This is an optimization exercise on Yosys and OpenROAD, whose aim is small area, a short achievable clock period and few clock cycles, not a production implementation. Function was checked by simulation only, so behaviour that the tests miss may differ from the original. Power and IR drop assume default switching activity.

<file path="design/flow/design.v">
`timescale 1ns / 1ps
module mips(
    input clk,
    input rst,
    output [31:0] imem_addr,
    input [31:0] imem_rdata,
    output [31:0] dmem_addr,
    output [31:0] dmem_wdata,
    output dmem_we,
    input [31:0] dmem_rdata
    );
    reg  [29:0] pc;                      
    reg         e_wr;                    
    reg         e_load;                  
    reg         e_store;                 
    reg         e_br;                    
    reg         e_bne, e_pred;
    reg  [29:0] e_alt;                   
    reg  [4:0]  e_dst;
    reg  [31:0] e_a, e_rt;
    reg  [15:0] e_imm;
    reg         e_immhi;                 
    reg         e_fa, e_fb;              
    reg         e_bimm, e_bfwd, e_breg;  
    reg         e_sub, e_uns;
    reg         e_radd, e_rslt, e_rlog, e_rsh;
    reg  [1:0]  e_lop;                   
    reg         e_shv, e_shr, e_sha;
    reg         m_wr, m_load, m_we;
    reg  [4:0]  m_dst;
    reg  [31:0] m_res, m_sd;
    wire [31:0] m_wdata = m_load ? dmem_rdata : m_res;
    wire [31:0] rfv [0:31];
    assign rfv[0] = 32'd0;
    genvar gi;
    generate
        for (gi = 1; gi < 32; gi = gi + 1) begin : g_rf
            reg [31:0] q;
            always @(posedge clk)
                if (m_wr && m_dst == gi) q <= m_wdata;
            assign rfv[gi] = q;
        end
    endgenerate
    wire [31:0] ins = imem_rdata;
    wire [5:0]  op  = ins[31:26];
    wire [5:0]  fn  = ins[5:0];
    wire [4:0]  rs  = ins[25:21];
    wire [4:0]  rt  = ins[20:16];
    wire [4:0]  rd  = ins[15:11];
    wire i_r   = ~op[5] & ~op[3] & ~op[2] & ~op[1];    
    wire i_j   = ~op[5] & ~op[3] & ~op[2] &  op[1];    
    wire i_br  = ~op[3] &  op[2];                      
    wire i_imm = ~op[5] &  op[3];                      
    wire i_lw  =  op[5] & ~op[3];                      
    wire i_sw  =  op[5] &  op[3];                      
    wire [4:0] dst = i_r ? rd : rt;
    wire wr    = (i_r | i_imm | i_lw) & (dst != 5'd0);
    wire use_rt = i_r | i_br | i_sw;
    wire stall = e_load & ((~i_j & (e_dst == rs)) | (use_rt & (e_dst == rt)));
    wire eq_f = (rs == rt);
    wire pred = i_br & ((eq_f ^ op[0]) | (ins[15] & ~(op[0] & eq_f)));
    wire [29:0] pc1 = pc + 30'd1;
    wire [16:0] bt_lo = {1'b0, pc1[15:0]} + {1'b0, ins[15:0]};
    wire [13:0] pc1_hp = pc1[29:16] + 14'd1;
    wire [13:0] pc1_hm = pc1[29:16] - 14'd1;
    wire [13:0] bt_hi = (bt_lo[16] ^ ins[15]) ? (ins[15] ? pc1_hm : pc1_hp) : pc1[29:16];
    wire [29:0] bt = {bt_hi, bt_lo[15:0]};
    wire [29:0] jt = {pc1[29:26], ins[25:0]};
    wire [31:0] va = (m_wr && m_dst == rs) ? m_wdata : rfv[rs];
    wire [31:0] vb = (m_wr && m_dst == rt) ? m_wdata : rfv[rt];
    wire [31:0] a    = e_fa ? m_res : e_a;
    wire [31:0] rtv  = e_fb ? m_res : e_rt;
    wire [31:0] immx = {{16{e_immhi}}, e_imm};
    wire [31:0] b    = ({32{e_bimm}} & immx) | ({32{e_bfwd}} & m_res) | ({32{e_breg}} & e_rt);
    wire [33:0] s2  = {1'b0, a, 1'b1} + {1'b0, b ^ {32{e_sub}}, e_sub};
    wire [31:0] sum = s2[32:1];
    wire lt = e_uns ? ~s2[33] : ((a[31] ^ b[31]) ? a[31] : sum[31]);
    wire [31:0] lres = (e_lop == 2'd0) ? (a & b) :
                       (e_lop == 2'd1) ? (a | b) :
                       (e_lop == 2'd2) ? (a ^ b) : ~(a | b);
    wire [4:0]  sh = e_shv ? a[4:0] : e_imm[10:6];
    wire [31:0] b_rev, sr_rev;
    wire [31:0] sin = e_shr ? b : b_rev;
    wire        fill = e_sha & b[31];
    wire [31:0] sr0 = sh[0] ? {fill, sin[31:1]} : sin;
    wire [31:0] sr1 = sh[1] ? {{2{fill}}, sr0[31:2]} : sr0;
    wire [31:0] sr2 = sh[2] ? {{4{fill}}, sr1[31:4]} : sr1;
    wire [31:0] sr3 = sh[3] ? {{8{fill}}, sr2[31:8]} : sr2;
    wire [31:0] sr  = sh[4] ? {{16{fill}}, sr3[31:16]} : sr3;
    wire [31:0] shres = e_shr ? sr : sr_rev;
    generate
        for (gi = 0; gi < 32; gi = gi + 1) begin : g_rev
            assign b_rev[gi]  = b[31 - gi];
            assign sr_rev[gi] = sr[31 - gi];
        end
    endgenerate
    wire [31:0] res = ({32{e_radd}} & sum) |
                      ({32{e_rlog}} & lres) |
                      ({32{e_rsh}}  & shres) |
                      {31'd0, e_rslt & lt};
    wire taken = (a == rtv) ^ e_bne;
    wire mispredict = e_br & (taken ^ e_pred);
    wire go = ~mispredict & ~stall;      
    always @(posedge clk) begin
        if (!rst)
            pc <= 30'd0;
        else if (mispredict)
            pc <= e_alt;
        else if (!stall)
            pc <= i_j ? jt : (pred ? bt : pc1);
    end
    always @(posedge clk) begin
        if (!rst) begin
            e_wr    <= 1'b0;
            e_load  <= 1'b0;
            e_store <= 1'b0;
            e_br    <= 1'b0;
        end else begin
            e_wr    <= go & wr;
            e_load  <= go & wr & i_lw;
            e_store <= go & i_sw;
            e_br    <= go & i_br;
        end
        e_bne   <= op[0];
        e_pred  <= pred;
        e_alt   <= pred ? pc1 : bt;
        e_dst   <= dst;
        e_a     <= va;
        e_rt    <= vb;
        e_imm   <= ins[15:0];
        e_immhi <= ins[15] & ~(i_imm & op[2]);          
        e_fa    <= e_wr & (e_dst == rs);
        e_fb    <= e_wr & (e_dst == rt);
        e_bimm  <= i_imm | op[5];
        e_bfwd  <= ~(i_imm | op[5]) & e_wr & (e_dst == rt);
        e_breg  <= ~(i_imm | op[5]) & ~(e_wr & (e_dst == rt));
        e_sub   <= i_r ? fn[1] : (~op[5] & op[1]);
        e_uns   <= i_r ? fn[0] : op[0];
        e_radd  <= i_r ? (fn[5] & ~fn[3] & ~fn[2]) : (op[5] | (~op[2] & ~op[1]));
        e_rslt  <= i_r ? (fn[5] & fn[3]) : (~op[5] & ~op[2] & op[1]);
        e_rlog  <= i_r ? (fn[5] & ~fn[3] & fn[2]) : (~op[5] & op[2]);
        e_rsh   <= i_r & ~fn[5];
        e_lop   <= i_r ? fn[1:0] : op[1:0];
        e_shv   <= fn[2];
        e_shr   <= fn[1];
        e_sha   <= fn[0];
    end
    always @(posedge clk) begin
        if (!rst) begin
            m_wr   <= 1'b0;
            m_load <= 1'b0;
            m_we   <= 1'b0;
        end else begin
            m_wr   <= e_wr;
            m_load <= e_load;
            m_we   <= e_store;
        end
        m_dst <= e_dst;
        m_res <= res;
        m_sd  <= rtv;
    end
    assign imem_addr  = {pc, 2'b00};
    assign dmem_addr  = m_res;
    assign dmem_wdata = m_sd;
    assign dmem_we    = m_we;
endmodule
</file>
<file path="design/flow/run.sh">
#!/bin/bash
# synth_recipe.tcl (not shown) runs the flow's synth.tcl, then flattens the netlist and writes it again
# the make line also repeats each setting of config.mk as NAME=value (left out here)
make -C /OpenROAD-flow-scripts/flow DESIGN_CONFIG=/design/flow/config.mk WORK_HOME=/design/flow/orfs CLKGATE_MAP_FILE= SYNTH_SCRIPT=/design/flow/synth_recipe.tcl finish
</file>
<file path="design/flow/config.mk">
export PLATFORM = sky130hd
export DESIGN_NAME = mips
export DESIGN_NICKNAME = mips
export VERILOG_FILES = /design/flow/design.v
export SDC_FILE = /design/flow/constraint.sdc
export NUM_CORES = 4
export LEC_CHECK = 0
export CAP_MARGIN = 20
export CORE_MARGIN = 2
export CORE_UTILIZATION = 40
export PLACE_DENSITY = 0.6
export SLEW_MARGIN = 20
</file>
<file path="design/flow/constraint.sdc">
create_clock -name core_clock -period 7.0 [get_ports {clk}]
set_input_delay 1.4000 -clock core_clock [delete_from_list [all_inputs] [get_ports {clk}]]
set_output_delay 1.4000 -clock core_clock [all_outputs]
set_load 0.01 [all_outputs]
</file>
==> results.py <==
metrics = {
    "final_layout": {
        "regArea_um2": 34500,
        "multi_input_area_um2": 24000,
        "finalNetCount": 5230,
        "areaGrowthSynthToFinish_pct": 16.0,
    },
    "sta": {
        "fin_setup_tns_ns": 0,
        "tightest_slew_ns": 1.33,
        "min_period_ns": 5.34,
        "setup_ws_ns": 1.66,
        "rsz0062_at_grt": "false",
        "clock-skew-final_ns": 0.0330,
    },
    "clocking": {
        "cts_root_buf": "clkbuf_16",
        "cts_resized": 0,
        "cts_setup_buffers": 0,
        "cts.clk_slew.worst_paths_ns": 0.06,
        "cts_buffers": 132,
    },
    "routing": {
        "wl_met1_um": 95400,
        "vias": 52000,
        "drtPass1Iterations": 10,
        "drt_iter0_markers": 10200,
        "wl_met3_um": 47800,
        "route.detailed.drc": 0,
        "viasPerCell": 7.34,
    },
    "placed_design": {
        "place_hpwl_um": 175000,
        "placed_cell_area_um2": 64700,
        "gp_congestion": 0.971,
    },
    "power": {
        "ir_drop_v": 0.000283,
        "p_sw_mw": 6.51,
        "p_per_area_nw_per_um2": 302,
        "p_leak_nw": 23.6,
        "seqPwrFrac_pct": 44.8,
        "intPower_mw": 14.4,
        "switching_share_pct": 31.1,
        "fin_total_pwr_mw": 20.9,
    },
    "floorplan": {
        "die_area_um2": 152000,
        "die_w_um": 390,
    },
    "status": {
        "status": "no timing/DRC/antenna violations",
    },
    "synth": {
        "ys_seq_area_share_pct": 57.8,
        "synth_area_um2": 59700,
        "synth_edf_count": 992,
        "ys_warn_count": 1,
        "synth_top_flop_cell": "edfxtp_1",
        "syn_avg_cell_area_um2": 12.2,
    },
    "global_routing": {
        "antenna_found_initial": 12,
        "first_global_vias": 48700,
        "track_usage_pct": 36.6,
    },
    "worst_setup_path": {
        "cp_max_fo": 20,
        "arrival_ns": 6.02,
    },
    "worst_hold_path": {
        "hp-class": "reg -> reg",
    },
}
Testbench counts, summed over its fixed seeds: cycles 88,525.
[final timing paths]
check | from | endpoint | slack, ns | cells after the start
worst max-delay path | e_bimm | m_res[31] | 1.66 | 15
worst min-delay path | e_dst[4] | m_dst[4] | 0.40 | 0
worst max register to register | e_bimm | m_res[31] | 1.66 | 15
worst min register to register | e_dst[4] | m_dst[4] | 0.40 | 0
[synthesized netlist by cell type (all sizes together), types with 9 or more instances]
cell,instances,area (um^2)
dfxtp,236,4720
nor2b,21,131
a221oi,253,2220
a211o,10,87.6
buf,79,385
clkbuf,278,1040
nor4,40,250
a31oi,22,138
nand2b,14,87.6
a21oi,116,603
o21ai,155,776
a21o,30,225
mux2i,139,1420
and2,14,87.6
a222oi,67,671
nand2,223,837
a221o,22,221
mux2,60,676
o221ai,19,173
nor3,88,440
o31ai,9,86.3
ha,128,1600
nor2,227,852
edfxtp,992,29800
o22ai,76,475
xor2,79,692
inv,173,649
nand3b,14,105
o21bai,14,105
a22o,243,2130
mux4,29,653
a211oi,28,215
a22oi,449,3370
or2,12,75.1
nand4,100,626
o211ai,32,245
xnor2,127,1110
o21a,9,67.6
nand3,177,886
or3,13,81.3
[sequential cells by signal, summed over array words and instances, names as in the netlist, 2 cells and up]
| name | flops |
|---|---|
| m_sd | 32 |
| e_lop | 2 |
| pc | 30 |
| m_res | 32 |
| e_imm | 16 |
| e_rt | 32 |
| e_alt | 30 |
| m_dst | 5 |
| e_dst | 5 |
| g_rf.q | 992 |
| e_a | 32 |
[stage by stage]
| stage | hold WS [ns] | util [%] | std cells |
|---|---|---|---|
| after floorplan | 0.373 | - | 4897 |
| after global placement | 0.392 | 43.7 | 6829 |
| after detailed placement | 0.391 | 43.7 | 6829 |
| after CTS | 0.405 | 46.7 | 7072 |
| after global routing | 0.410 | 46.8 | 7075 |
| final | 0.401 | 46.8 | 7078 |
[layout make-up]
| class | count | area share, % |
|---|---|---|
| inverter | 175 | 0.948 |
| clock buffer | 160 | 5.05 |
| timing repair buffer | 360 | 4.65 |
| clock inverter | 83 | 1.41 |
| sequential | 1228 | 49.8 |
| multi-input combinational | 3137 | 34.6 |
| tap | 1930 | 3.49 |
| antenna | 5 | 0.0181 |
[layer usage]
metal	up-vias	GRT usage [%]
met1	25100	43.8
met2	5155	53.4
met3	1605	15.9
met4	28	24.4
li1	20100	-
met5	-	1.05
[cell families (layout without fill, tap and decap cells)]
logic type	after synthesis	count (layout)	share of synthesized area, %
buffers and inverters	532	778	3.49
AND/OR/NAND/NOR	968	968	7.80
AO/OA/AOI/OAI	1603	1603	20.5
XOR/XNOR	206	206	3.02
other	1	7	0.00628
adder cells (fa/ha/maj)	130	130	2.75
flip-flops	1228	1228	57.8
multiplexers	228	228	4.60
[power by group through the flow]
| stage | logic, mW | clock network (mW) | registers [mW] |
|---|---|---|---|
| 2_1_floorplan | 2.31 | 0 | 9.30 |
| 3_3_place_gp | 3.99 | 0 | 9.52 |
| 3_5_place_dp | 4.03 | 0 | 9.52 |
| 4_1_cts | 4.04 | 7.32 | 9.37 |
| 5_1_grt | 4.45 | 7.62 | 9.39 |
| 6_report | 4.22 | 7.33 | 9.39 |
[worst max-delay path: stages, from the launching register on]
cell and delay [ns]:
dfxtp_1 0.88, and2_1 0.51, buf_4 0.28, a221o_1 0.31
inv_1 0.16, xnor2_1 0.15, ha_1 0.43, nand2_1 0.10
nor3_1 0.06, a221oi_1 0.34, a2bb2oi_1 0.30, o31ai_4 0.15
o31ai_2 0.84, o21bai_1 0.19, xor2_1 0.18, a221o_1 0.34
[cell usage in the layout (no fill, tap or decap), drive strengths merged, types with 53 or more instances in the layout]
master / n
a21oi: 116
a221oi: 253
a222oi: 67
a22o: 243
a22oi: 449
buf: 200
clkbuf: 161
clkdlybuf4s50: 159
clkinv: 53
dfxtp: 236
edfxtp: 992
ha: 128
inv: 184
mux2: 60
mux2i: 139
nand2: 223
nand3: 177
nand4: 100
nor2: 227
nor3: 88
o21ai: 155
o22ai: 76
xnor2: 127
xor2: 79
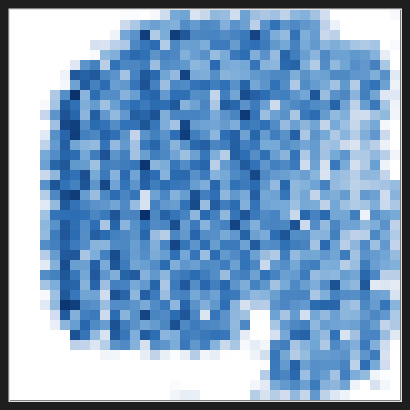
**Above:** cell area per tile.
Scale: 1 px per um. The die is cut into 39 by 39 equal tiles; white is low, dark blue is high, 0 to 100% covered.
emptiest ninth of the die	lower left
tiles over 75% full	11%
mean over tiles	44%
initial core utilization: 40.3%
area of the core: 148000 um^2

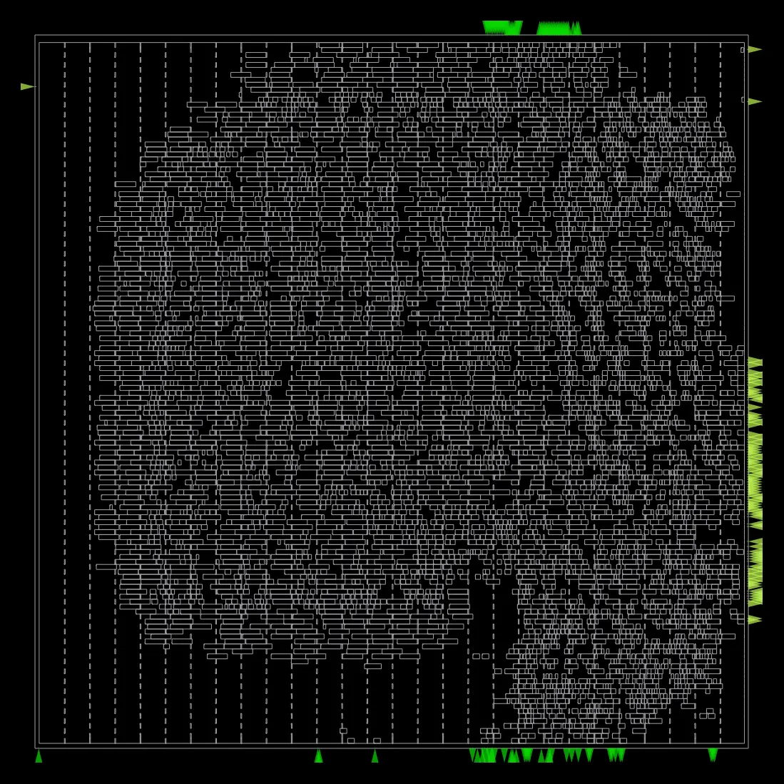
**Above:** placement view.
fill count: 13100
FP Rows: 141
final cell count without fillers: 7078
final core utilization: 46.8%

[re-timing with driven ports]
The results above use ideal ports. As a check the final layout listed here was re-extracted and re-timed, cells and wires unchanged.
Step 1, drivers: a clkbuf_16 drives clk and a buf_2 each remaining input, both assumed.
Step 2 also shifts input and output timing later by t, the mid clock arrival at the registers, as if the neighbouring blocks saw the same clock.
a / b / c = ideal / step 1 / step 2; a / b = the first two.
t, ns: 0.863
setup slack, ns: 1.658 / 1.658 / 1.103
worst setup path at the end: input to register
After both steps this run still meets setup and hold. The setup slack of this run moves by 0.000 ns with the drivers and by -0.555 ns with both steps.
